Context: an optimization exercise on an open-source flow, tuned for small area. The choices shown serve that exercise and are no tape-out recipe. The RTL was checked by simulation tests, not by an equivalence proof against the original design. Some runs may be left out. An edit can pass the tests and still lose a function that they never use. Power figures rest on the tool's default switching activity, not on a simulated workload.

--- design.v ---
`timescale 1ns/1ns
module ALU(
    input wire [31:0] a,
    input wire [31:0] b,
    input wire [2:0] alu_control,
    output reg [31:0] result,
    output wire zero_flag
);
    assign zero_flag = (result == 32'b0);
    always @(*) begin
        case(alu_control)
            3'b001: result = a + b;           
            3'b010: result = a - b;           
            3'b011: result = (a < b) ? 1 : 0;  
            3'b100: result = a & b;           
            3'b101: result = a | b;           
            3'b110: result = a ^ b;           
            3'b111: result = ~(a | b);        
            default: result = 32'b0;
        endcase
    end
endmodule
`timescale 1ns/1ns
module ALUcontrol(
    input wire [1:0] alu_op,
    input wire [5:0] funct,
    output reg [2:0] alu_control
);
    always @(*) begin
        case(alu_op)
            2'b10: begin  
                case(funct)
                    6'b100000: alu_control = 3'b001;  
                    6'b100010: alu_control = 3'b010;  
                    6'b101010: alu_control = 3'b011;  
                    6'b100100: alu_control = 3'b100;  
                    6'b100101: alu_control = 3'b101;  
                    6'b100110: alu_control = 3'b110;  
                    6'b100111: alu_control = 3'b111;  
                    default:   alu_control = 3'b000;
                endcase
            end
            default: alu_control = 3'b000;
        endcase
    end
endmodule
`timescale 1ns/1ns
module UnidadDeControl(
    input wire [5:0] opcode,
    output reg reg_write,
    output reg mem_to_reg,
    output reg mem_write,
    output reg alu_src,
    output reg [1:0] alu_op
);
    always @(*) begin
        reg_write = 1'b0;
        mem_to_reg = 1'b0;
        mem_write = 1'b0;
        alu_src = 1'b0;
        alu_op = 2'b00;
        case(opcode)
            6'b000000: begin  
                reg_write = 1'b1;
                alu_op = 2'b10;
            end
            default: begin
                reg_write = 1'b0;
                alu_op = 2'b00;
            end
        endcase
    end
endmodule
`timescale 1ns/1ns
module BancoDeRegistros(
    input wire clk,
    input wire reset,
    input wire reg_write_enable,
    input wire [4:0] reg_read_addr_1,
    input wire [4:0] reg_read_addr_2,
    input wire [4:0] reg_write_addr,
    input wire [31:0] reg_write_data,
    output wire [31:0] reg_read_data_1,
    output wire [31:0] reg_read_data_2
);
reg [31:0] registers [0:31];  
integer i;
    assign reg_read_data_1 = registers[reg_read_addr_1];
    assign reg_read_data_2 = registers[reg_read_addr_2];
    always @(posedge clk or posedge reset) begin
        if (reset) begin
            for (i = 0; i < 32; i = i + 1) begin
                registers[i] <= 32'b0;
            end
        end 
        else if (reg_write_enable && reg_write_addr != 0) begin
            registers[reg_write_addr] <= reg_write_data;
        end
    end
endmodule
`timescale 1ns/1ns
module TopLevel(
    input wire clk,
    input wire reset,
    input wire [31:0] instruction,
    output wire [31:0] result
);
wire [5:0] opcode;
wire [5:0] funct;
wire [4:0] rs, rt, rd;
wire [31:0] reg_read_data_1, reg_read_data_2;
wire [2:0] alu_control_wire;
wire reg_write, mem_to_reg, mem_write;
wire [1:0] alu_op;
wire [31:0] alu_result;
wire zero_flag;
wire alu_src;
    assign opcode = instruction[31:26];
    assign rs = instruction[25:21];
    assign rt = instruction[20:16];
    assign rd = instruction[15:11];
    assign funct = instruction[5:0];
    UnidadDeControl control_unit(
        .opcode(opcode),
        .reg_write(reg_write),
        .mem_to_reg(mem_to_reg),
        .mem_write(mem_write),
        .alu_src(alu_src),
        .alu_op(alu_op)
    );
    ALUcontrol alu_control_unit(
        .alu_op(alu_op),
        .funct(funct),
        .alu_control(alu_control_wire)
    );
    BancoDeRegistros register_file(
        .clk(clk),
        .reset(reset),
        .reg_write_enable(reg_write),
        .reg_read_addr_1(rs),
        .reg_read_addr_2(rt),
        .reg_write_addr(rd),
        .reg_write_data(alu_result),
        .reg_read_data_1(reg_read_data_1),
        .reg_read_data_2(reg_read_data_2)
    );
    ALU alu_unit(
        .a(reg_read_data_1),
        .b(reg_read_data_2),
        .alu_control(alu_control_wire),
        .result(alu_result),
        .zero_flag(zero_flag)
    );
    assign result = alu_result;
endmodule
--- constraint.sdc ---
create_clock -name core_clock -period 9.5 [get_ports {clk}]
set_input_delay 1.9000 -clock core_clock [delete_from_list [all_inputs] [get_ports {clk}]]
set_output_delay 1.9000 -clock core_clock [all_outputs]
set_load 0.01 [all_outputs]
--- run.sh ---
#!/bin/bash
# synth_recipe.tcl (not shown) runs the flow's synth.tcl, then flattens the netlist and writes it again
# the make line also repeats each setting of config.mk as NAME=value (left out here)
make -C /OpenROAD-flow-scripts/flow DESIGN_CONFIG=/design/flow/config.mk WORK_HOME=/design/flow/orfs CLKGATE_MAP_FILE= SYNTH_SCRIPT=/design/flow/synth_recipe.tcl finish
--- config.mk ---
export PLATFORM = sky130hd
export DESIGN_NAME = TopLevel
export DESIGN_NICKNAME = TopLevel
export VERILOG_FILES = /design/flow/design.v
export SDC_FILE = /design/flow/constraint.sdc
export NUM_CORES = 4
export LEC_CHECK = 0
export CAP_MARGIN = 20
export CORE_MARGIN = 2
export CORE_UTILIZATION = 40
export SETUP_SLACK_MARGIN = 0.3
export SLEW_MARGIN = 20
==> impl_metrics.tcl, run 1 <==
set metrics [dict create \
    synth_area_leader_cell "dfrtp_1" \
    wl_met3_mm 47.3 \
    regToRegSetupSlack_ps 3760 \
    worstSkewPairLatency_ps 800 \
    crit_arrival_ps 7110 \
    pre_cts_ws_ps -1100 \
    synth_ff_type "dfrtp_1" \
    ys_top_cells_by_count "1060 x nand2_1, 1024 x dfrtp_1, 782 x o21ai_0" \
    powerDensity_nw_per_um2 141 \
    fin_crit_sh 0.948 \
    clkTransAtPathRegs_ps 60 \
    crit_type "in -> out" \
    power_frac_comb 0.094 \
    grt_busiest_layer "met2" \
    start_kind "primary input" \
    total_power_mw 10.2 \
    clock_skew_ps 53.9 \
    cts_resized 205 \
    top_power_group "the clock network" \
    rsz0062_at_grt "no" \
    top_regs "register_file.registers: 1024 flops" \
    drc 0 \
    cts-buffers-inserted 113 \
    largest_cell_class "multi-input gates" \
    dpl_cell_area_um2 65900 \
    nFlopsAndLatches 1024 \
    cts_setup_buffers 46 \
    die_y_um 377 \
    status "finished clean" \
    clock-sinks 1024 \
    ys_types 100 \
    drive_gt1_frac 0.241 \
    seq_power_share 0.434 \
    peakVddDrop_uv 151 \
    r2r-end "register_file.registers[1][31]" \
    yosys.area_share.xor_xnor 0.00141 \
    yosysMostFrequentCell "nand2_1" \
    netSwitchingFraction 0.260 \
    grtUsageMet2 0.624 \
    slew_headroom 0.191 \
    initial_core_util 0.404 \
    drt-initial-drc-count 11300 \
    finalNonFillerCells 9040 \
    cp.depth 29 \
    top_layer_used "met5" \
    cp-end-kind "output port" \
    n_clock_buffer 155 \
    hold_viol 0 \
    synth_area_per_cell_um2 8.61 \
    postCtsHoldBufs 0 \
    dr.pass1.iters 10 \
    synth-adder-area-share 0.0227 \
    max_cap_viol_count 0 \
    placedCellCount 8732 \
    mostFrequentLayoutCell "nand2_1" \
    path_buf_inv 14 \
    syn-num-nets 6609 \
    place_congestion 1.06 \
    layout_common_cells "1033 x nand2_1, 1024 x dfrtp_1, 907 x buf_4, 764 x o21ai_0, 603 x a22oi_1" \
    p_leak_nw 32.8 \
    avgViaCountPerCell 6.76 \
    p_int_mw 7.51 \
    multi_input_area_um2 29200 \
    die-area_um2 142000 \
    cp-endpoint "result[0]" \
    ys_seq_area_frac 0.460 \
    synth_edf_count 0 \
    nonClkBufAreaFrac 0.147 \
    p_clk_mw 4.79 \
    synth_simple_gate_area_frac 0.182 \
    setup_slack_ps 491 \
    async_reset_ff_frac 1.00 \
    fin_hold_ws_ps 398 \
    cts_root_buffer "clkbuf_16" \
    antenna_left 0 \
    track_usage 0.441 \
    final_nets 7271 \
    grt_remaining_overflow 0 \
    reg2reg_from "register_file.registers[2][8]" \
    yosysWarnings 5 \
    cts_tree "yes" \
    grt_pass1_wl_mm 443 \
    multi_input_area_share 0.404 \
]
Figure 1. Wires at chosen ports, followed through buffers (run 1).
Drawn at 1 px/um.
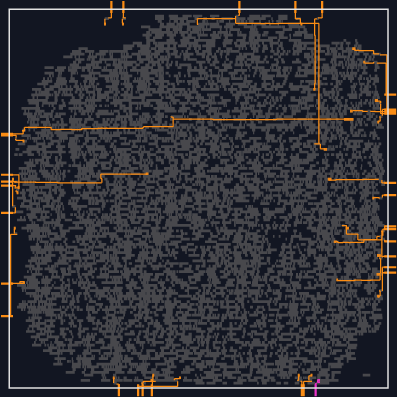
orange -> `result`  # bits 32, direction output, edge 13 right, 8 left, 6 bottom, 5 top, end cells 32, buffers 33, wire 1830 um
magenta -> `reset`  # bits 1, direction input, edge bottom, end cells 1, buffers 1, wire 8.80 um
I/O pin count: 66
I/O Buffers: 60

Figure 2. Zoomed window (run 1).
Window x 263 to 303, y 263 to 303 um. Cells in grey, sequential cells in the stronger grey; small squares are vias.
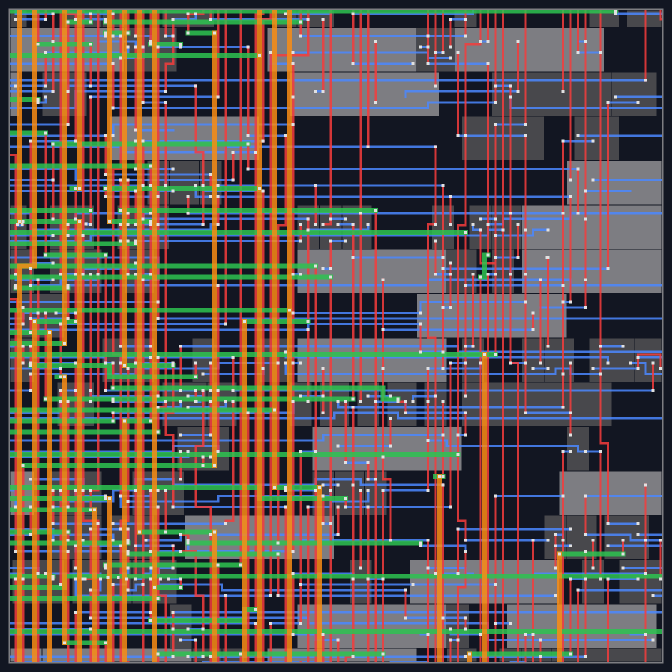
green -> met3
blue -> met1
orange -> met4
red -> met2
sequential cells in the window = 17
cells with their middle in the window = 80
most frequent = nor2_1 (22), dfrtp_1 (17), a21oi_1 (10)
netlist names of flops here include = `register_file.registers` (17)

Figure 3. Metal 1 (run 1).
Drawn at 1 px/um. Supply wires on this layer in grey.
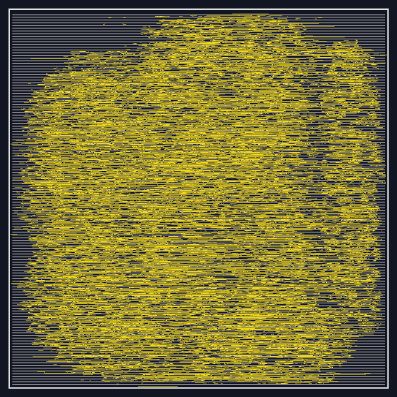
nets with wire on the layer = 6842
share of all routed wire = 36%
longest straight run = 182 um
vias: 61100
drt total wl: 320 mm
met1 Use GR: 0.555

==> inputs of run 2 (changes only) <==
==> design.v (replaced) <==
`timescale 1ns/1ns
module ALU(
    input wire [31:0] a,
    input wire [31:0] b,
    input wire [6:0] alu_sel,
    output wire [31:0] result
);
    wire sub = alu_sel[1] | alu_sel[2];
    wire [31:0] bx = b ^ {32{sub}};
    wire [31:0] p0 = a ^ bx;
    wire [31:0] g0 = a & bx;
    wire [32:0] carry;
    assign carry[0] = sub;
    reg [31:0] G, P;
    integer i, s;
    always @(*) begin
        G = g0;
        P = p0;
        G[0] = g0[0] | (p0[0] & sub);
        for (s = 1; s < 32; s = s * 2)
            for (i = 2*s - 1; i < 32; i = i + 2*s) begin
                G[i] = G[i] | (P[i] & G[i-s]);
                P[i] = P[i] & P[i-s];
            end
        for (s = 8; s >= 1; s = s / 2)
            for (i = 3*s - 1; i < 32; i = i + 2*s) begin
                G[i] = G[i] | (P[i] & G[i-s]);
                P[i] = P[i] & P[i-s];
            end
    end
    assign carry[32:1] = G;
    wire [31:0] sum = p0 ^ carry[31:0];
    assign result =
          ({32{alu_sel[0] | alu_sel[1]}} & sum)
        | {31'b0, alu_sel[2] & ~carry[32]}
        | ({32{alu_sel[3]}} & (a & b))
        | ({32{alu_sel[4]}} & (a | b))
        | ({32{alu_sel[5]}} & (a ^ b))
        | ({32{alu_sel[6]}} & ~(a | b));
endmodule
`timescale 1ns/1ns
module ALUcontrol(
    input wire rtype,
    input wire [5:0] funct,
    output wire [6:0] alu_sel
);
    wire hi = rtype & (funct[5:4] == 2'b10);
    assign alu_sel[0] = hi & (funct[3:0] == 4'b0000);
    assign alu_sel[1] = hi & (funct[3:0] == 4'b0010);
    assign alu_sel[2] = hi & (funct[3:0] == 4'b1010);
    assign alu_sel[3] = hi & (funct[3:0] == 4'b0100);
    assign alu_sel[4] = hi & (funct[3:0] == 4'b0101);
    assign alu_sel[5] = hi & (funct[3:0] == 4'b0110);
    assign alu_sel[6] = hi & (funct[3:0] == 4'b0111);
endmodule
`timescale 1ns/1ns
module UnidadDeControl(
    input wire [5:0] opcode,
    output wire reg_write
);
    assign reg_write = (opcode == 6'b000000);
endmodule
`timescale 1ns/1ns
module BancoDeRegistros(
    input wire clk,
    input wire reset,
    input wire reg_write_enable,
    input wire [4:0] reg_read_addr_1,
    input wire [4:0] reg_read_addr_2,
    input wire [4:0] reg_write_addr,
    input wire [31:0] reg_write_data,
    output wire [31:0] reg_read_data_1,
    output wire [31:0] reg_read_data_2
);
    wire [1023:0] t1, t2;
    genvar i, j;
    generate
        for (j = 0; j < 32; j = j + 1) begin : z
            assign t1[j*32] = 1'b0;
            assign t2[j*32] = 1'b0;
        end
        for (i = 1; i < 32; i = i + 1) begin : r
            reg [31:0] q;
            reg v;
            wire we = reg_write_enable & (reg_write_addr == i);
            always @(posedge clk)
                q <= ({32{we}} & reg_write_data) | ({32{~we}} & q);
            always @(posedge clk or posedge reset)
                if (reset) v <= 1'b0;
                else       v <= v | we;
            wire s1 = v & (reg_read_addr_1 == i);
            wire s2 = v & (reg_read_addr_2 == i);
            for (j = 0; j < 32; j = j + 1) begin : b
                assign t1[j*32 + i] = s1 & q[j];
                assign t2[j*32 + i] = s2 & q[j];
            end
        end
        for (j = 0; j < 32; j = j + 1) begin : o
            assign reg_read_data_1[j] = |t1[j*32 +: 32];
            assign reg_read_data_2[j] = |t2[j*32 +: 32];
        end
    endgenerate
endmodule
`timescale 1ns/1ns
module TopLevel(
    input wire clk,
    input wire reset,
    input wire [31:0] instruction,
    output wire [31:0] result
);
wire [5:0] opcode = instruction[31:26];
wire [4:0] rs = instruction[25:21];
wire [4:0] rt = instruction[20:16];
wire [4:0] rd = instruction[15:11];
wire [5:0] funct = instruction[5:0];
wire reg_write;
wire [6:0] alu_sel;
wire [31:0] reg_read_data_1, reg_read_data_2;
wire [31:0] alu_result;
    UnidadDeControl control_unit(
        .opcode(opcode),
        .reg_write(reg_write)
    );
    ALUcontrol alu_control_unit(
        .rtype(reg_write),
        .funct(funct),
        .alu_sel(alu_sel)
    );
    BancoDeRegistros register_file(
        .clk(clk),
        .reset(reset),
        .reg_write_enable(reg_write),
        .reg_read_addr_1(rs),
        .reg_read_addr_2(rt),
        .reg_write_addr(rd),
        .reg_write_data(alu_result),
        .reg_read_data_1(reg_read_data_1),
        .reg_read_data_2(reg_read_data_2)
    );
    ALU alu_unit(
        .a(reg_read_data_1),
        .b(reg_read_data_2),
        .alu_sel(alu_sel),
        .result(alu_result)
    );
    assign result = alu_result;
endmodule
Figure 4. Wires at chosen ports, followed through buffers (run 2).
Drawn at 1.5 px/um.
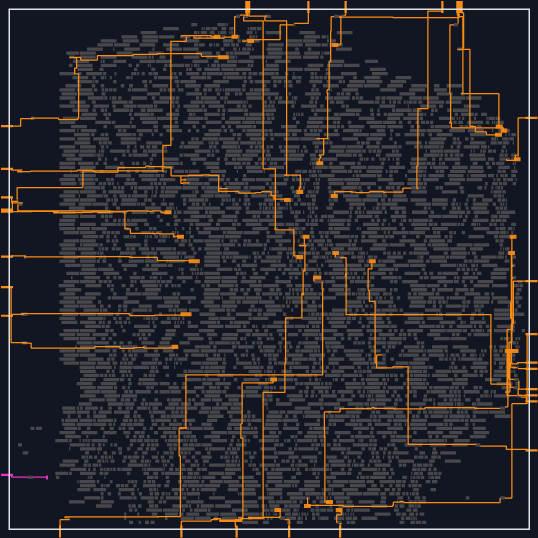
orange -> `result`  # bits 32, direction output, edge 10 top, 9 right, 8 left, 5 bottom, end cells 32, buffers 42, wire 4780 um
magenta -> `reset`  # bits 1, direction input, edge left, end cells 1, buffers 1, wire 22.2 um

Figure 5. Zoomed window (run 2).
Window x 239 to 279, y 239 to 279 um. Cells in grey, sequential cells in the stronger grey; small squares are vias.
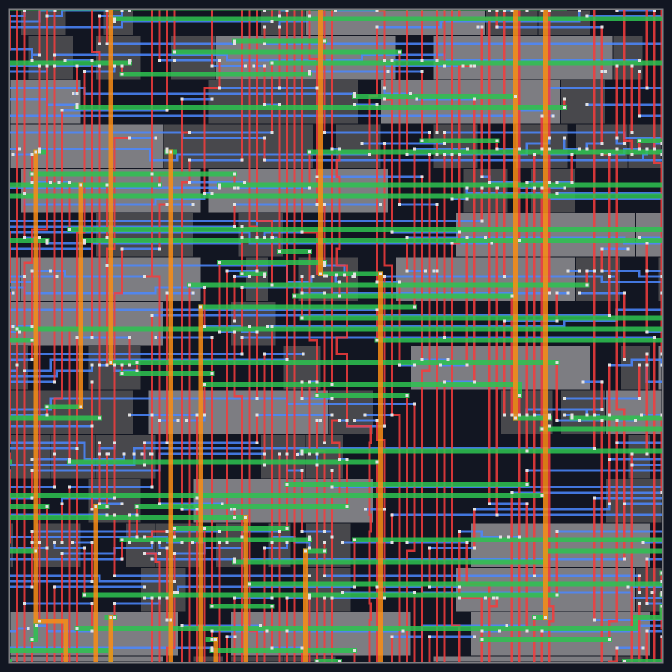
orange -> met4
red -> met2
blue -> met1
green -> met3
cells with their middle in the window = 66
sequential cells in the window = 19
most frequent = a22oi_1 (19), edfxtp_1 (19)

==> run 2 against run 1 <==
Net effect:
- clock power down 5.0%
- maximum frequency is 2.3% lower
- synthesized area fell by 16%
- combinational power is 74% lower
- die area down 16%
- synthesized cell count decreased by 48%
- critical path depth fell by 3
- utilization decreased by 1.8 points
==> impl_metrics.tcl, run 2 <==
set metrics [dict create \
    io_buffers 60 \
    cp-endpoint "result[26]" \
    seq_power_share 0.504 \
    synth_area_leader_cell "edfxtp_1" \
    die-area_um2 119000 \
    nonClkBufAreaFrac 0.113 \
    top_power_group "registers" \
    start_kind "primary input" \
    cp.depth 26 \
    p_clk_mw 4.55 \
    multi_input_area_um2 15600 \
    async_reset_ff_frac 0.0303 \
    cts_tree "yes" \
    drc 0 \
    final_nets 4064 \
    dpl_cell_area_um2 54400 \
    yosysWarnings 2 \
    place_congestion 0.980 \
    finalNonFillerCells 5538 \
    nFlopsAndLatches 1023 \
    crit_type "in -> out" \
    synth-adder-area-share 0.0321 \
    powerDensity_nw_per_um2 165 \
    clkTransAtPathRegs_ps 60 \
    clock-sinks 1023 \
    slew_headroom 0.211 \
    wl_met3_mm 35.5 \
    grtUsageMet2 0.566 \
    n_clock_buffer 128 \
    path_buf_inv 11 \
    cts-buffers-inserted 106 \
    initial_core_util 0.402 \
    drive_gt1_frac 0.266 \
    grt_busiest_layer "met2" \
    max_cap_viol_count 0 \
    crit_arrival_ps 7320 \
    cts_root_buffer "clkbuf_16" \
    yosysMostFrequentCell "edfxtp_1" \
    ys_types 64 \
    status "finished clean" \
    largest_cell_class "registers" \
    rsz0062_at_grt "yes" \
    cts_setup_buffers 21 \
    track_usage 0.381 \
    power_frac_comb 0.026 \
    netSwitchingFraction 0.211 \
    pre_cts_ws_ps -683 \
    avgViaCountPerCell 7.33 \
    regToRegSetupSlack_ps 3690 \
]
Figure 6. Metal 1 (run 2).
Drawn at 1 px/um. Supply wires on this layer in grey.
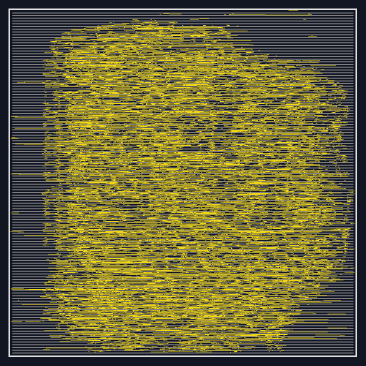
main direction = horizontal
longest straight run = 117 um
drt total wl: 235 mm
met1 Use GR: 0.478
vias: 40600

## Run 3: files that changed since run 2, shown whole
removed: run.sh
==> design.v <==
`timescale 1ns/1ns
module ALU(
    input wire [31:0] a,
    input wire [31:0] b,
    input wire [6:0] alu_sel,
    output wire [31:0] result
);
    wire op_add = alu_sel[0];
    wire op_sub = alu_sel[1] | alu_sel[2];
    wire arith  = alu_sel[0] | alu_sel[1];
    wire op_slt = alu_sel[2];
    wire [3:0] lut;
    assign lut[0] = op_sub | alu_sel[6];                          
    assign lut[1] = op_add | alu_sel[4] | alu_sel[5];             
    assign lut[2] = op_add | alu_sel[4] | alu_sel[5];             
    assign lut[3] = op_sub | alu_sel[3] | alu_sel[4];             
    reg [31:0] p;
    integer k;
    always @(*)
        for (k = 0; k < 32; k = k + 1)
            p[k] = lut[{a[k], b[k]}];
    reg [31:0] G, P;
    integer i, s;
    always @(*) begin
        G = a;
        P = p;
        G[0] = p[0] ? op_sub : a[0];
        for (s = 1; s < 32; s = s * 2)
            for (i = 2*s - 1; i < 32; i = i + 2*s) begin
                G[i] = P[i] ? G[i-s] : G[i];
                P[i] = P[i] & P[i-s];
            end
        for (s = 8; s >= 1; s = s / 2)
            for (i = 3*s - 1; i < 32; i = i + 2*s) begin
                G[i] = P[i] ? G[i-s] : G[i];
                P[i] = P[i] & P[i-s];
            end
    end
    wire [31:0] c = {G[30:0], op_sub};
    wire cout = G[31];
    wire [31:0] r = (p & {32{~op_slt}}) ^ (c & {32{arith}});
    assign result = {r[31:1], op_slt ? ~cout : r[0]};
endmodule
`timescale 1ns/1ns
module ALUcontrol(
    input wire rtype,
    input wire [5:0] funct,
    output wire [6:0] alu_sel
);
    wire hi = rtype & (funct[5:4] == 2'b10);
    assign alu_sel[0] = hi & (funct[3:0] == 4'b0000);
    assign alu_sel[1] = hi & (funct[3:0] == 4'b0010);
    assign alu_sel[2] = hi & (funct[3:0] == 4'b1010);
    assign alu_sel[3] = hi & (funct[3:0] == 4'b0100);
    assign alu_sel[4] = hi & (funct[3:0] == 4'b0101);
    assign alu_sel[5] = hi & (funct[3:0] == 4'b0110);
    assign alu_sel[6] = hi & (funct[3:0] == 4'b0111);
endmodule
`timescale 1ns/1ns
module UnidadDeControl(
    input wire [5:0] opcode,
    output wire reg_write
);
    assign reg_write = (opcode == 6'b000000);
endmodule
`timescale 1ns/1ns
module BancoDeRegistros(
    input wire clk,
    input wire reset,
    input wire reg_write_enable,
    input wire [4:0] reg_read_addr_1,
    input wire [4:0] reg_read_addr_2,
    input wire [4:0] reg_write_addr,
    input wire [31:0] reg_write_data,
    output wire [31:0] reg_read_data_1,
    output wire [31:0] reg_read_data_2
);
    wire [991:0] qt;
    wire [30:0] sel1, sel2;
    genvar i, j;
    generate
        for (i = 1; i < 32; i = i + 1) begin : r
            reg [31:0] q;
            reg v;
            wire we = reg_write_enable & (reg_write_addr == i);
            always @(posedge clk)
                if (we) q <= reg_write_data;
            always @(posedge clk or posedge reset)
                if (reset) v <= 1'b0;
                else       v <= v | we;
            assign sel1[i-1] = v & (reg_read_addr_1 == i);
            assign sel2[i-1] = v & (reg_read_addr_2 == i);
            for (j = 0; j < 32; j = j + 1) begin : b
                assign qt[j*31 + i-1] = q[j];
            end
        end
        for (j = 0; j < 32; j = j + 1) begin : o
            ReadBit rb1(.q(qt[j*31 +: 31]), .s(sel1), .y(reg_read_data_1[j]));
            ReadBit rb2(.q(qt[j*31 +: 31]), .s(sel2), .y(reg_read_data_2[j]));
        end
    endgenerate
endmodule
module ReadBit(
    input wire [30:0] q,
    input wire [30:0] s,
    output wire y
);
    wire [10:0] t;
    genvar k;
    generate
        for (k = 0; k < 10; k = k + 1) begin : g
            SelOr3n u(.q(q[3*k +: 3]), .s(s[3*k +: 3]), .yn(t[k]));
        end
    endgenerate
    assign t[10] = ~(q[30] & s[30]);
    assign y = ~&t;
endmodule
module SelOr3n(
    input wire [2:0] q,
    input wire [2:0] s,
    output wire yn
);
    assign yn = ~((q[0] & s[0]) | (q[1] & s[1]) | (q[2] & s[2]));
endmodule
`timescale 1ns/1ns
module TopLevel(
    input wire clk,
    input wire reset,
    input wire [31:0] instruction,
    output wire [31:0] result
);
wire [5:0] opcode = instruction[31:26];
wire [4:0] rs = instruction[25:21];
wire [4:0] rt = instruction[20:16];
wire [4:0] rd = instruction[15:11];
wire [5:0] funct = instruction[5:0];
wire reg_write;
wire [6:0] alu_sel;
wire [31:0] reg_read_data_1, reg_read_data_2;
wire [31:0] alu_result;
    UnidadDeControl control_unit(
        .opcode(opcode),
        .reg_write(reg_write)
    );
    ALUcontrol alu_control_unit(
        .rtype(reg_write),
        .funct(funct),
        .alu_sel(alu_sel)
    );
    BancoDeRegistros register_file(
        .clk(clk),
        .reset(reset),
        .reg_write_enable(reg_write),
        .reg_read_addr_1(rs),
        .reg_read_addr_2(rt),
        .reg_write_addr(rd),
        .reg_write_data(alu_result),
        .reg_read_data_1(reg_read_data_1),
        .reg_read_data_2(reg_read_data_2)
    );
    ALU alu_unit(
        .a(reg_read_data_1),
        .b(reg_read_data_2),
        .alu_sel(alu_sel),
        .result(alu_result)
    );
    assign result = alu_result;
endmodule
==> flow/run.sh <==
#!/bin/bash
# Layout flow: the standard ORFS flow (standard.sh, unchanged synthesis),
# with two settings of its own passed to ORFS:
#  - port buffers use buf_2 rather than the default delay buffer,
#  - clock tree: larger sink clusters, no dummy balancing loads.
# make's full output goes to flow_make.log; ORFS keeps each step's log
# under orfs/logs/.
set -uo pipefail
bash standard.sh \
  "BUFFER_PORTS_ARGS=-buffer_cell sky130_fd_sc_hd__buf_2" \
  "CTS_ARGS=-sink_clustering_enable -repair_clock_nets -dont_use_dummy_load -sink_clustering_size 20 -sink_clustering_max_diameter 60 -buf_list sky130_fd_sc_hd__clkbuf_16" \
  finish > flow_make.log 2>&1
==> standard.sh <==
#!/bin/bash
# synth_recipe.tcl (not shown) runs the flow's synth.tcl, then flattens the netlist and writes it again
# the make line also repeats each setting of config.mk as NAME=value (left out here)
make -C /OpenROAD-flow-scripts/flow DESIGN_CONFIG=/design/flow/config.mk WORK_HOME=/design/flow/orfs CLKGATE_MAP_FILE= SYNTH_SCRIPT=/design/flow/synth_recipe.tcl "${@:-finish}"
==> config.mk <==
export PLATFORM = sky130hd
export DESIGN_NAME = TopLevel
export DESIGN_NICKNAME = TopLevel
export VERILOG_FILES = /design/flow/design.v
export SDC_FILE = /design/flow/constraint.sdc
export NUM_CORES = 4
export LEC_CHECK = 0
export CAP_MARGIN = 0
export CORE_MARGIN = 2
export CORE_UTILIZATION = 40
export SETUP_SLACK_MARGIN = 0.1
export SLEW_MARGIN = 0
export SYNTH_HIERARCHICAL = 1
Figure 7. CTS result over the die (run 3).
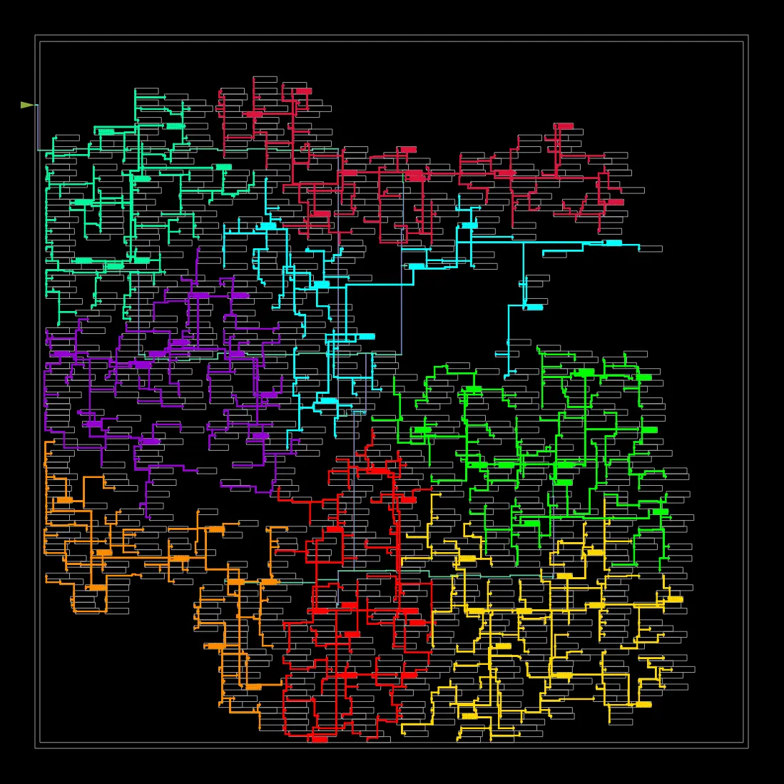
Root Buffer: clkbuf_16
FFs & Latches: 1023
Sink Count: 1023
clock buffer count from CTS: 80

Figure 8. Zoomed window (run 3).
Window x 229 to 269, y 229 to 269 um. Cells in grey, sequential cells in the stronger grey; small squares are vias.
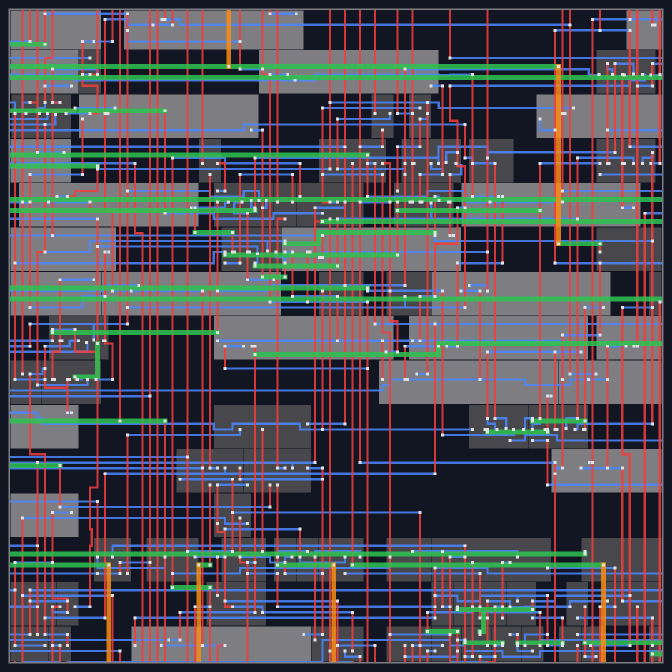
blue -> met1
red -> met2
orange -> met4
green -> met3
netlist names of flops here include = `register_file.r.q` (18)
sequential cells in the window = 18
cells with their middle in the window = 69
most frequent = edfxtp_1 (18), a222oi_1 (11), nand2_1 (9)

==> run 3 against run 2 <==
Net effect:
- still clean
- power down 18%
- sequential share of layout area up 9.5 points
- setup slack worse by 160 ps
- clock power down 35%
- final cell count down 22%
- clock skew up 43 ps
- design area down 15%
- critical path depth down 7
- first-iteration DRC count down 4.6%
- via count down 18%
- critical path type unchanged
==> impl_metrics.tcl, run 3 <==
set metrics [dict create \
    ys_seq_area_frac 0.710 \
    cp-end-kind "output port" \
    synth_simple_gate_area_frac 0.0678 \
    multi_input_area_um2 12700 \
    grt_remaining_overflow 0 \
    yosysWarnings 8 \
    synth_area_per_cell_um2 16.6 \
    track_usage 0.300 \
    dpl_cell_area_um2 47700 \
    placedCellCount 4257 \
    synth_edf_count 992 \
    clkTransAtPathRegs_ps 70 \
    drt_wl_total_mm 172 \
    die_y_um 332 \
    power_frac_comb 0.016 \
    nonClkBufAreaFrac 0.0522 \
    cts_setup_buffers 0 \
    seq_power_share 0.614 \
    p_leak_nw 17.3 \
    synth-adder-area-share 0 \
    total_power_mw 7.97 \
    multi_input_area_share 0.256 \
    wl_met3_mm 25.7 \
    netSwitchingFraction 0.196 \
    ys_types 80 \
    synth_ff_type "edfxtp_1" \
    hold_viol 0 \
    grt_busiest_layer "met2" \
    async_reset_ff_frac 0.0303 \
    peakVddDrop_uv 178 \
    slew_headroom 0.0824 \
    n_clock_buffer 80 \
    fin_crit_sh 0.987 \
    cts_tree "yes" \
    dr.pass1.iters 14 \
    p_clk_mw 2.95 \
    syn-num-nets 2632 \
    place_congestion 0.928 \
    layout_common_cells "992 x edfxtp_1, 640 x a222oi_1, 218 x buf_4, 131 x nand4_1, 97 x nand2_1" \
    drt-initial-drc-count 9026 \
    status "finished clean" \
    start_kind "primary input" \
    mostFrequentLayoutCell "edfxtp_1" \
    cp.depth 19 \
    synth_area_leader_cell "edfxtp_1" \
    drive_gt1_frac 0.171 \
    final_nets 2972 \
    crit_type "in -> out" \
    crit_arrival_ps 7480 \
    top_power_group "registers" \
    ys_top_cells_by_count "992 x edfxtp_1, 640 x a222oi_1, 131 x nand4_1" \
    setup_slack_ps 119 \
    rsz0062_at_grt "no" \
    cts_resized 0 \
    path_buf_inv 5 \
    r2r-end "register_file.r[27].q[31]" \
    top_regs "register_file.r.q: 992 flops, register_file.r.v: 31 flops" \
]
Figure 9. Metal 1 (run 3).
Drawn at 1 px/um. Supply wires on this layer in grey.
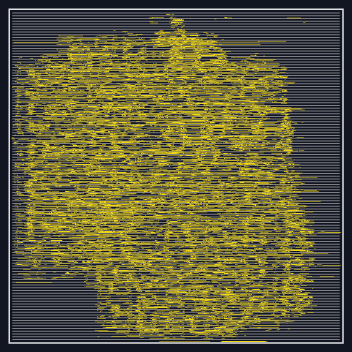
main direction = horizontal
longest straight run = 130 um
nets with wire on the layer = 2836
wire length on this layer = 59.4 mm
vias: 33300
met1 Use GR: 0.384

==> inputs of run 4 (changes only) <==
==> flow/run.sh (replaced) <==
#!/bin/bash
# Layout flow: the standard ORFS flow (standard.sh, unchanged synthesis),
# with two settings of its own passed to ORFS:
#  - port buffers use buf_2 rather than the default delay buffer,
#  - clock tree: clkbuf_8 buffers on clusters of up to 14 sinks, no dummy
#    balancing loads.
# make's full output goes to flow_make.log; ORFS keeps each step's log
# under orfs/logs/.
set -uo pipefail
bash standard.sh \
  "BUFFER_PORTS_ARGS=-buffer_cell sky130_fd_sc_hd__buf_2" \
  "CTS_ARGS=-sink_clustering_enable -repair_clock_nets -dont_use_dummy_load -sink_clustering_size 14 -sink_clustering_max_diameter 50 -buf_list sky130_fd_sc_hd__clkbuf_8" \
  finish > flow_make.log 2>&1
Figure 10. Wires at chosen ports, followed through buffers (run 4).
Drawn at 1.5 px/um.
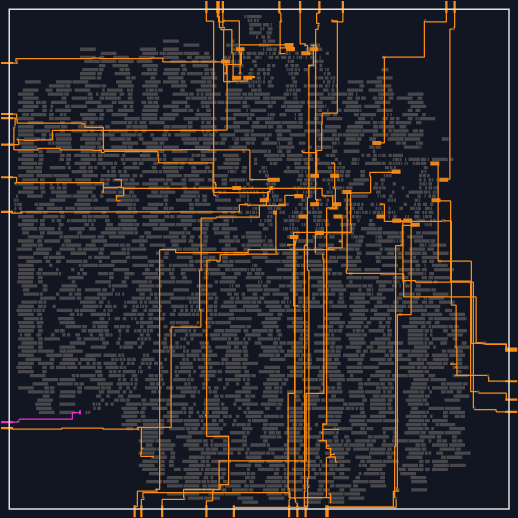
magenta -> `reset`  # bits 1, direction input, edge left, end cells 1, buffers 1, wire 50.3 um
orange -> `result`  # bits 32, direction output, edge 10 top, 10 bottom, 7 left, 5 right, end cells 32, buffers 44, wire 6540 um

Figure 11. Clock distribution (run 4).
Drawn at 1.5 px/um.
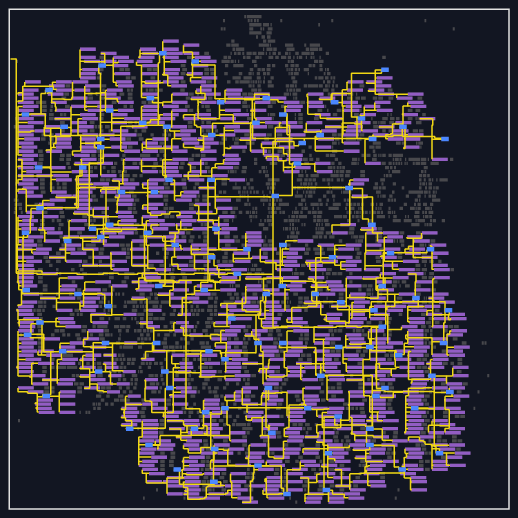
yellow -> clock wires  # length 11500 um
purple -> flip-flops  # count 1023
blue -> cells driving clock nets  # count 109
flops lie = all over the die
routed clock nets = 110
clock group power: 2.45 mW
Final Skew: 99.0 ps
Clk pwr share: 0.328
worst-skew pair later-pin latency: 820 ps

==> run 4 against run 3 <==
Net effect:
- first-iteration DRC count shrank 0.34%
- synthesized cell count is the same
- final cell count grew 0.74%
- sequential power is essentially flat
- clock skew grew 20 ps
- critical path type unchanged
- largest cell class unchanged
- largest power group unchanged
==> impl_metrics.tcl, run 4 <==
set metrics [dict create \
    status "finished clean" \
    grtUsageMet2 0.448 \
    antenna_found_initial 20 \
    seq_power_share 0.655 \
    multi_input_area_um2 12700 \
    syn-num-nets 2632 \
    cp.required_ps 7600 \
    io_pins 66 \
    setup.worst_path.start "instruction[18]" \
    wl_met3_mm 26.2 \
    setup_slack_ps 165 \
    seq_share 0.621 \
    drc 0 \
    largest_cell_class "registers" \
    total_power_mw 7.47 \
    hold_viol 0 \
    mostFrequentLayoutCell "edfxtp_1" \
    cp-endpoint "result[29]" \
    async_reset_ff_frac 0.0303 \
    avgViaCountPerCell 7.62 \
    antenna_left 0 \
    initial_core_util 0.403 \
    fin_crit_sh 0.983 \
    layout_common_cells "992 x edfxtp_1, 640 x a222oi_1, 218 x buf_4, 131 x nand4_1, 109 x clkbuf_8" \
    crit_slowest_cell "a2111o_1" \
    p_int_mw 5.93 \
    io_buffers 60 \
    yosysWarnings 8 \
    crit_type "in -> out" \
    wl_met1_mm 58.7 \
    die_y_um 332 \
    powerDensity_nw_per_um2 152 \
    pre_cts_ws_ps 96.8 \
    cts_setup_buffers 0 \
    synth_area_per_cell_um2 16.6 \
    worstHoldPathType "reg -> reg" \
    top_power_group "registers" \
    n_clock_buffer 109 \
    finalNonFillerCells 4376 \
    peakVddDrop_uv 122 \
    top_layer_used "met5" \
    grt_remaining_overflow 0 \
    synth_edf_count 992 \
    placedCellCount 4257 \
    dr.pass1.iters 14 \
    grt_busiest_layer "met2" \
    synth_simple_gate_area_frac 0.0678 \
    rsz0062_at_grt "no" \
    ys_seq_area_frac 0.710 \
    start_kind "primary input" \
    final_nets 3001 \
    nonClkBufAreaFrac 0.0528 \
    synthCells 2598 \
    max_cap_viol_count 0 \
    cts_resized 0 \
    cp-end-kind "output port" \
    regToRegSetupSlack_ps 3570 \
    cp.depth 17 \
    nFlopsAndLatches 1023 \
    place_congestion 0.928 \
    vias 33400 \
    clock-sinks 1023 \
    ys_types 80 \
    netSwitchingFraction 0.205 \
    die-area_um2 110000 \
    met1_usage 0.383 \
    cts_root_buffer "clkbuf_8" \
    slew_headroom 0.0972 \
    dpl_cell_area_um2 47700 \
    grt_pass1_wl_mm 237 \
    cts_tree "yes" \
    postCtsHoldBufs 0 \
    drive_gt1_frac 0.178 \
    ys_top_cells_by_count "992 x edfxtp_1, 640 x a222oi_1, 131 x nand4_1" \
    synth_area_um2 43100 \
    path_buf_inv 4 \
    r2r-end "register_file.r[29].q[13]" \
    p_leak_nw 17.1 \
    multi_input_area_share 0.259 \
    p_sw_mw 1.53 \
    synth-adder-area-share 0 \
]
Figure 12. CTS result over the die (run 4).
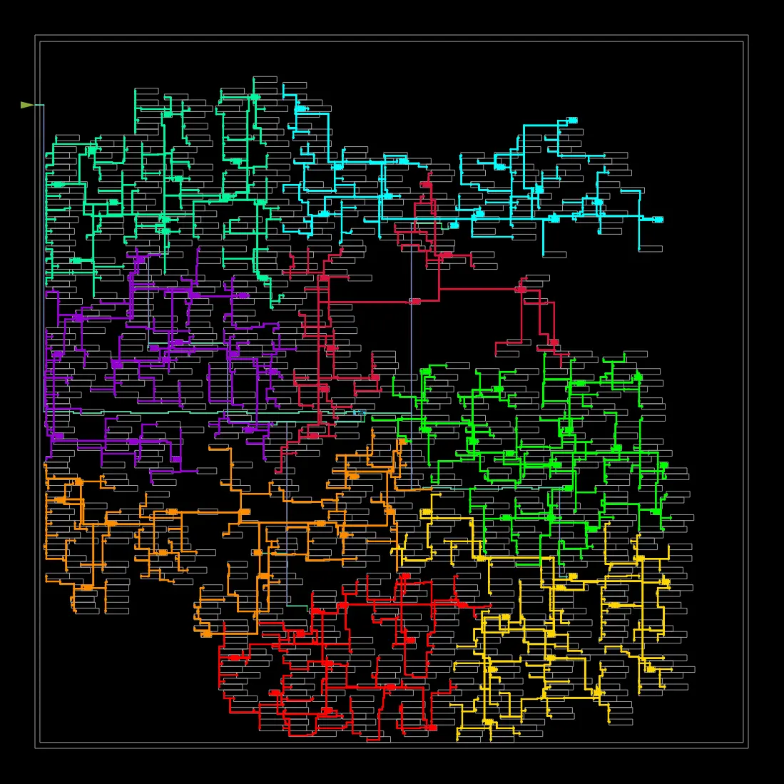
clock buffer count from CTS: 109
H-tree level count: 3

==> inputs of run 5 (changes only) <==
--- a/config.mk
+++ b/config.mk
@@ -8,5 +8,5 @@
 export CAP_MARGIN = 0
 export CORE_MARGIN = 2
-export CORE_UTILIZATION = 40
+export CORE_UTILIZATION = 55
 export SETUP_SLACK_MARGIN = 0.1
 export SLEW_MARGIN = 0
Figure 13. Wires at chosen ports, followed through buffers (run 5).
Drawn at 1.5 px/um.
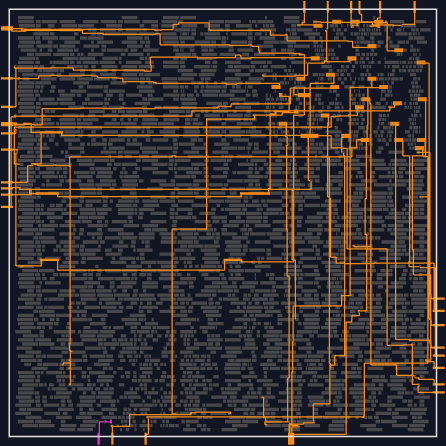
magenta -> `reset`  # bits 1, direction input, edge bottom, end cells 1, buffers 1, wire 16.8 um
orange -> `result`  # bits 32, direction output, edge 12 left, 8 right, 6 top, 6 bottom, end cells 32, buffers 44, wire 7420 um

Figure 14. CTS result over the die (run 5).
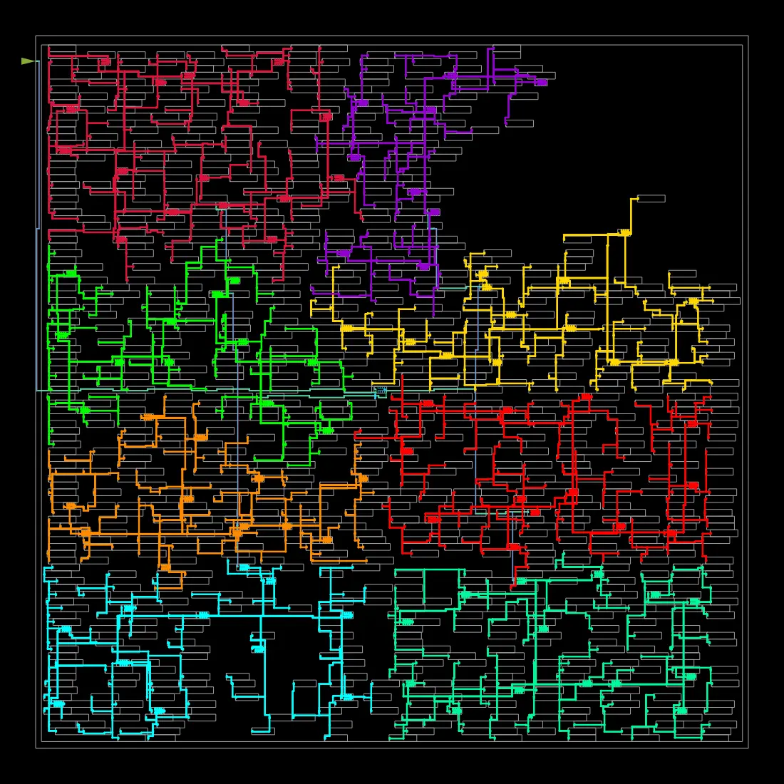
Root Buffer: clkbuf_8
clock buffer count from CTS: 101

==> run 5 against run 4 <==
Net effect:
- still clean on timing, DRC and antenna
- sequential share of layout area rose by 0.69 points
- global-route usage rose by 12 points
- final cell count fell by 8.3%
- register-to-register slack improved by 150 ps
- clock-buffer cell count fell by 8
- routed wire length barely moved
- power fell by 1.5%
==> impl_metrics.tcl, run 5 <==
set metrics [dict create \
    final_nets 3001 \
    cp.required_ps 7600 \
    drive_gt1_frac 0.186 \
    cts_max_level 3 \
    fin_hold_ws_ps 489 \
    grt_pass1_vias 32300 \
    grt_remaining_overflow 0 \
    drc 0 \
    async_reset_ff_frac 0.0303 \
    seq_share 0.628 \
    wl_met3_mm 28.2 \
    synth_edf_count 992 \
    clock_cell_area_share 0.0285 \
    max_cap_viol_count 0 \
    synth_area_per_cell_um2 16.6 \
    cp-end-kind "output port" \
    synth_ff_type "edfxtp_1" \
    netSwitchingFraction 0.203 \
    synth_top_family_by_area "compound AO/OA/AOI/OAI gates" \
    largest_cell_class "registers" \
    p_leak_nw 17.1 \
    top_power_group "registers" \
    top_layer_used "met5" \
    nonClkBufAreaFrac 0.0530 \
    postCtsHoldBufs 0 \
    powerDensity_nw_per_um2 151 \
    crit_type "in -> out" \
    reg2reg_from "register_file.r[30].v" \
    grt_pass1_wl_mm 238 \
    initial_core_util 0.556 \
    ys_top_cells_by_count "992 x edfxtp_1, 640 x a222oi_1, 131 x nand4_1" \
    nFlopsAndLatches 1023 \
    yosysWarnings 8 \
    seq_power_share 0.665 \
    die_y_um 284 \
    n_clock_buffer 101 \
    antenna_found_initial 11 \
    path_buf_inv 5 \
    grt_busiest_layer "met2" \
    cp_top_family "compound AO/OA/AOI/OAI gates" \
    ys_seq_area_frac 0.710 \
    yosys-top-cells-area "edfxtp_1 69%, a222oi_1 15%, nand4_1 1.9%" \
    antennaDiodeCount 8 \
    yosys.area_share.xor_xnor 0.00610 \
    tightestPinTransition_ps 1210 \
    fin_crit_sh 0.977 \
    slew_headroom 0.188 \
    yosysMostFrequentCell "edfxtp_1" \
    wl_met1_mm 57.5 \
    synth_simple_gate_area_frac 0.0678 \
    dpl_cell_area_um2 47200 \
    track_usage 0.419 \
    top_regs "register_file.r.q: 992 flops, register_file.r.v: 31 flops" \
    regToRegSetupSlack_ps 3720 \
    total_power_mw 7.36 \
    placedCellCount 3903 \
    rsz0062_at_grt "no" \
    largest_reg_flops 992 \
    crit_arrival_ps 7380 \
    synth-adder-area-share 0 \
    io_buffers 60 \
    vias 33800 \
    cp-endpoint "result[28]" \
    worstHoldPathType "reg -> reg" \
    multi_input_area_um2 12800 \
    multi_input_area_share 0.262 \
    cts_tree "yes" \
    avgViaCountPerCell 8.42 \
    clkTransAtPathRegs_ps 60 \
    ys_types 80 \
    core_um2 77500 \
    cp.depth 19 \
    setup_slack_ps 216 \
    pre_cts_ws_ps 217 \
    synth_area_um2 43100 \
    p_int_mw 5.86 \
    die-area_um2 80600 \
    area_delta_synth_final_pct 13.0 \
    synthCells 2598 \
    status "finished clean" \
    layout_common_cells "992 x edfxtp_1, 640 x a222oi_1, 232 x buf_4, 131 x nand4_1, 101 x clkbuf_8" \
    drt_wl_total_mm 172 \
    met1_usage 0.546 \
    dp_hpwl_mm 111 \
    p_sw_mw 1.49 \
    mostFrequentLayoutCell "edfxtp_1" \
    grtUsageMet2 0.616 \
    place_congestion 0.961 \
    cts_resized 0 \
    clock-sinks 1023 \
    r2r-end "register_file.r[18].q[28]" \
    finalNonFillerCells 4013 \
    hold_viol 0 \
    antenna_left 0 \
    peakVddDrop_uv 149 \
    setup.worst_path.start "instruction[18]" \
    io_pins 66 \
    synthMuxAreaShare 0.00758 \
    synth_area_leader_cell "edfxtp_1" \
    dr.pass1.iters 14 \
    met2WireLength_mm 74.9 \
    cts_setup_buffers 0 \
    yosysTopAreaCellShare 0.692 \
    num_rows 102 \
    power_frac_comb 0.017 \
    num_tap_cells 1040 \
    crit_slowest_cell "a2111o_1" \
    start_kind "primary input" \
    syn-num-nets 2632 \
    drt-initial-drc-count 9298 \
]
Figure 15. Clock distribution (run 5).
Drawn at 1.5 px/um.
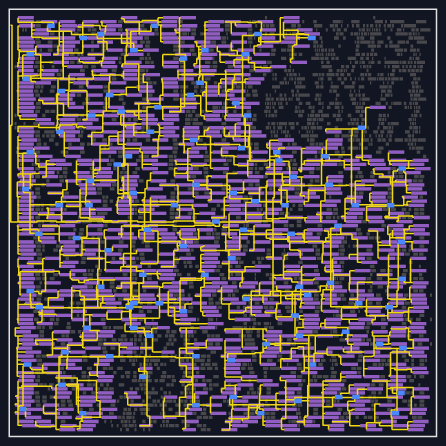
yellow -> clock wires  # length 10700 um
purple -> flip-flops  # count 1023
blue -> cells driving clock nets  # count 101
flops lie = all over the die
routed clock nets = 102
worst-skew pair later-pin latency: 780 ps
clock group power: 2.34 mW
Clk pwr share: 0.318
Final Skew: 118 ps

==> inputs of run 6 (changes only) <==
--- a/config.mk
+++ b/config.mk
@@ -8,6 +8,7 @@
 export CAP_MARGIN = 0
 export CORE_MARGIN = 2
-export CORE_UTILIZATION = 55
-export SETUP_SLACK_MARGIN = 0.1
+export CORE_UTILIZATION = 65
+export PLACE_DENSITY = 0.72
+export SETUP_SLACK_MARGIN = 0.3
 export SLEW_MARGIN = 0
 export SYNTH_HIERARCHICAL = 1
Figure 16. CTS result over the die (run 6).
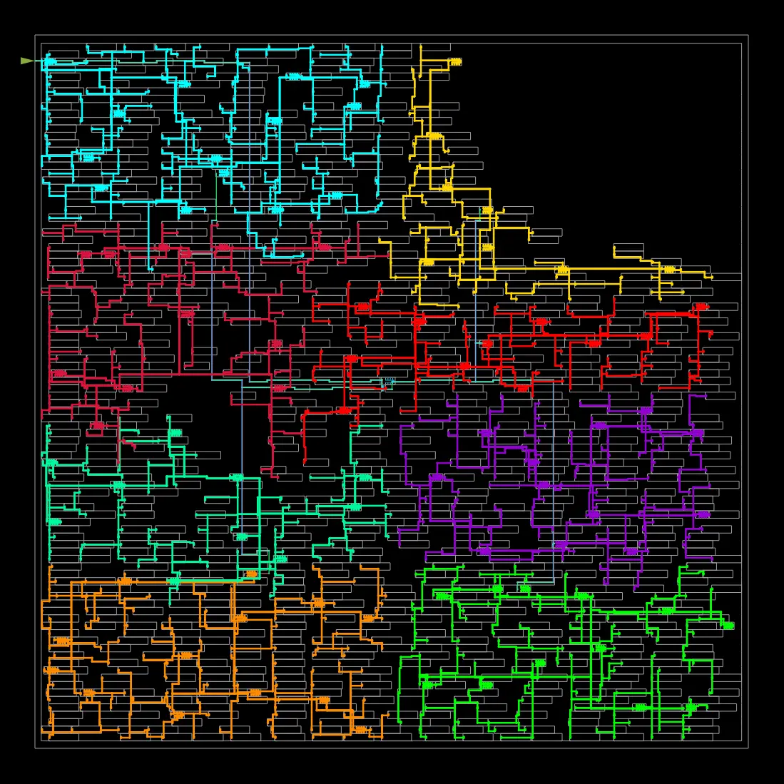
clock buffer count from CTS: 93

Figure 17. Wires at chosen ports, followed through buffers (run 6).
Drawn at 2 px/um.
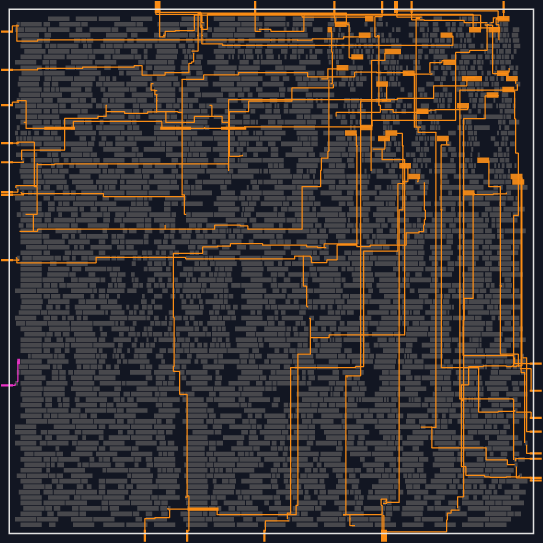
magenta -> `reset`  # bits 1, direction input, edge left, end cells 1, buffers 1, wire 13.4 um
orange -> `result`  # bits 32, direction output, edge 10 top, 8 left, 8 right, 6 bottom, end cells 32, buffers 43, wire 6600 um

==> run 6 against run 5 <==
Net effect:
- highest routed layer unchanged
- design area fell by 0.70%
- clock power is 4% lower
- power decreased by 1.2%
- clock skew increased by 27 ps
- die area is 15% lower
- critical path depth fell by 2
- synthesized area is the same
- maximum frequency grew 0.71%
- via count increased by 1.9%
- largest cell class unchanged
- routed wire length fell by 4.9%
- non-clock buffer count rose by 13
==> impl_metrics.tcl, run 6 <==
set metrics [dict create \
    multi_input_area_share 0.267 \
    rsz0062_at_grt "no" \
    largest_reg_flops 992 \
    avgViaCountPerCell 8.95 \
    ys_types 80 \
    synth_simple_gate_area_frac 0.0678 \
    tightestPinTransition_ps 1180 \
    cts_resized 3 \
    top_layer_used "met5" \
    antennaDiodeCount 13 \
    dpl_cell_area_um2 46800 \
    vias 34400 \
    grt_remaining_overflow 0 \
    pre_cts_ws_ps 241 \
    seq_share 0.632 \
    crit_slowest_cell "a2111o_1" \
    netSwitchingFraction 0.203 \
    start_kind "primary input" \
    ys_top_cells_by_count "992 x edfxtp_1, 640 x a222oi_1, 131 x nand4_1" \
    hold_viol 0 \
    num_rows 94 \
    finalNonFillerCells 3847 \
    max_cap_viol_count 0 \
    p_clk_mw 2.25 \
    synth_ff_type "edfxtp_1" \
    status "finished clean" \
    placedCellCount 3737 \
    path_buf_inv 4 \
    synthCells 2598 \
    power_frac_comb 0.017 \
    clkTransAtPathRegs_ps 70 \
    grt_pass1_wl_mm 227 \
    place_congestion 0.962 \
    r2r-end "register_file.r[9].q[29]" \
    grtUsageMet2 0.673 \
    antenna_found_initial 19 \
    peakVddDrop_uv 156 \
    met2WireLength_mm 68.8 \
    synth-adder-area-share 0 \
    grt_pass1_vias 32500 \
    crit_type "in -> out" \
    n_clock_buffer 93 \
    drt-initial-drc-count 11200 \
    cts_setup_buffers 0 \
    p_int_mw 5.79 \
    cp.depth 17 \
    yosysMostFrequentCell "edfxtp_1" \
    top_regs "register_file.r.q: 992 flops, register_file.r.v: 31 flops" \
    yosysTopAreaCellShare 0.692 \
    synth_edf_count 992 \
    regToRegSetupSlack_ps 3630 \
    clock-sinks 1023 \
    num_tap_cells 864 \
]
Figure 18. Zoomed window (run 6).
Window x 176 to 216, y 176 to 216 um. Cells in grey, sequential cells in the stronger grey; small squares are vias.
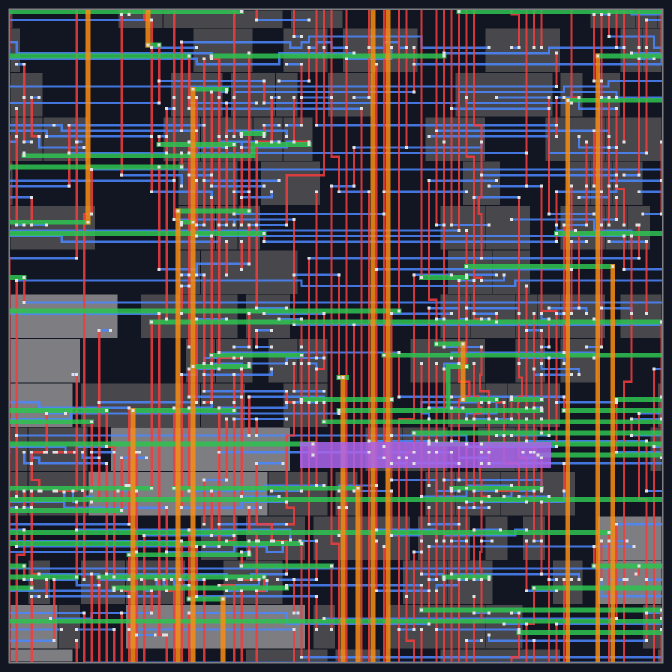
blue -> met1
red -> met2
orange -> met4
purple -> met5
green -> met3
most frequent = nand2_1 (11), nor2_1 (9), buf_4 (7)
cells with their middle in the window = 96
netlist names of flops here include = `register_file.r.q` (4)
sequential cells in the window = 4


==> screenshots <==
Clock distribution.
shot_01.png
Drawn at 1.5 px/um.
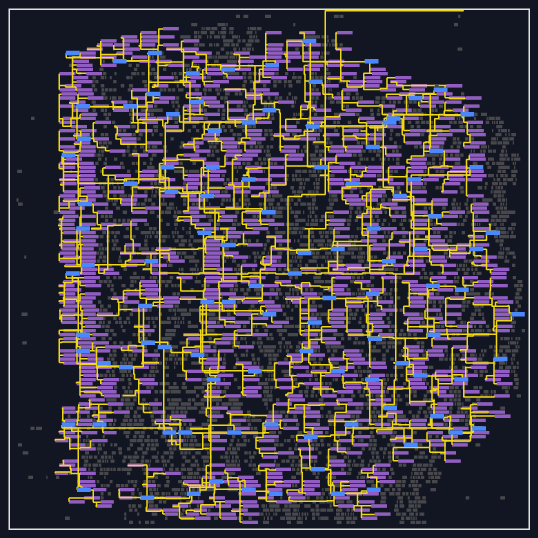
shot_02.png
Drawn at 2 px/um.
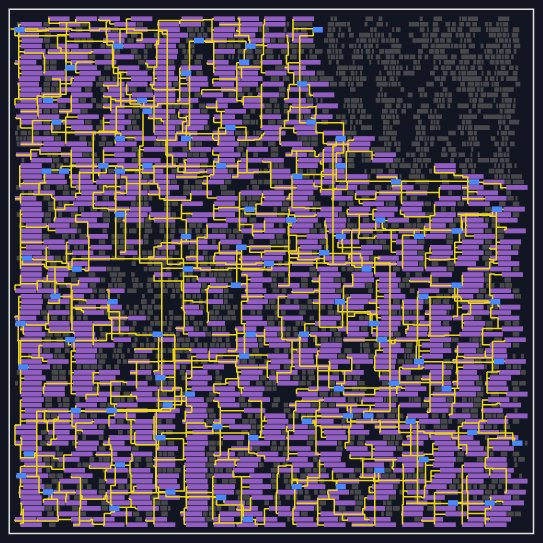
shot_03.png
Drawn at 1.5 px/um.
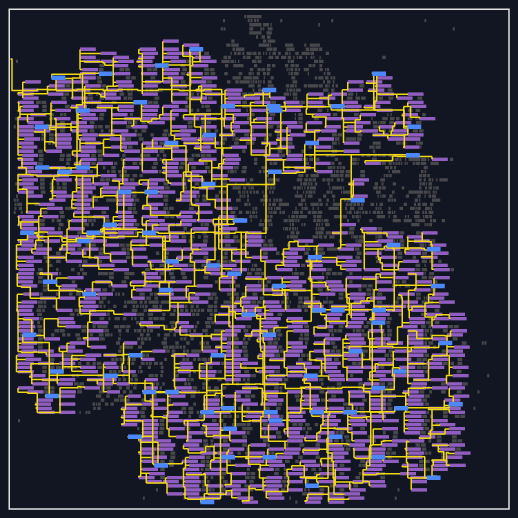
shot_04.png
Drawn at 1 px/um.
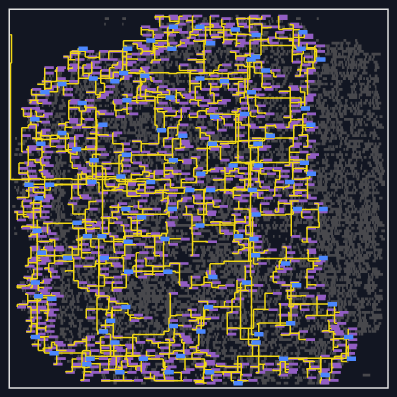
run 2: shot_01.png
run 1: shot_04.png
run 3: shot_03.png
run 6: shot_02.png
- smallest die: shot_02.png


==> notes/layouts.md <==
Pictures saved along the way, in no particular order.

Metal 1.
Plate I
Drawn at 1.5 px/um. Supply wires on this layer in grey.
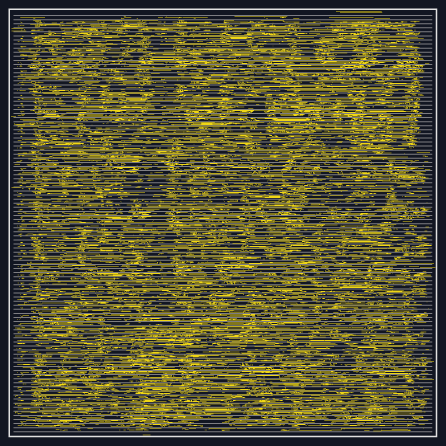
Plate II
Drawn at 1 px/um. Supply wires on this layer in grey.
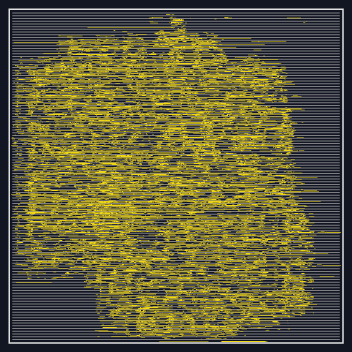
Plate III
Drawn at 1.5 px/um. Supply wires on this layer in grey.
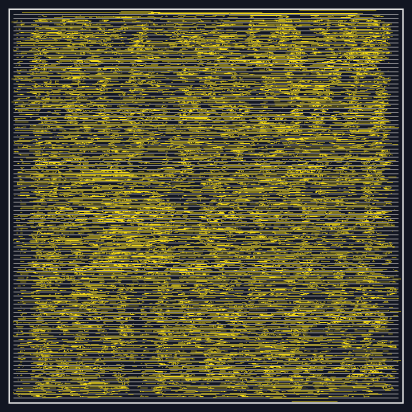
| picture | from |
|---|---|
| Plate II | run 4 |
| Plate III | run 6 |
| Plate I | run 5 |
- smallest die: Plate III
- largest die: Plate II

Key to Plate II:
wire length on this layer = 58.7 mm
main direction = horizontal
share of all routed wire = 34%

-- re-timing with driven ports --
In the flow no input, the clock included, has a driving cell. The finished layouts below were timed again as built, in two steps. Step 1: set_driving_cell puts a clkbuf_16 on clk and a buf_2 on each other input, an assumption about the parent block. Step 2 times the ports against the registers' clock, not the clock port: input delays grow and output delays shrink by t, the midpoint of the rising clock arrivals with the driver on. a / b / c = no drivers / after step 1 / after step 2; a / b = the first two.
run | t, ns | setup slack, ns | hold slack, ns | worst setup path after step 2
run 1 | 0.845 | 0.491 / 0.458 / 0.458 | 0.398 / 0.398 / 0.398 | input to output
run 2 | 0.784 | 0.279 / 0.257 / 0.257 | 0.526 / 0.526 / 0.526 | input to output
run 3 | 0.720 | 0.119 / 0.054 / 0.054 | 0.485 / 0.485 / 0.485 | input to output
run 4 | 0.839 | 0.165 / 0.075 / 0.075 | 0.483 / 0.483 / 0.483 | input to output
run 5 | 0.782 | 0.216 / 0.196 / 0.196 | 0.489 / 0.489 / 0.489 | input to output
run 6 | 0.763 | 0.281 / 0.208 / 0.208 | 0.492 / 0.492 / 0.492 | input to output
After both steps setup and hold are still met in every run listed. The setup slack of run 4, which loses most, moves by -0.090 ns with the drivers and by -0.090 ns with both steps.
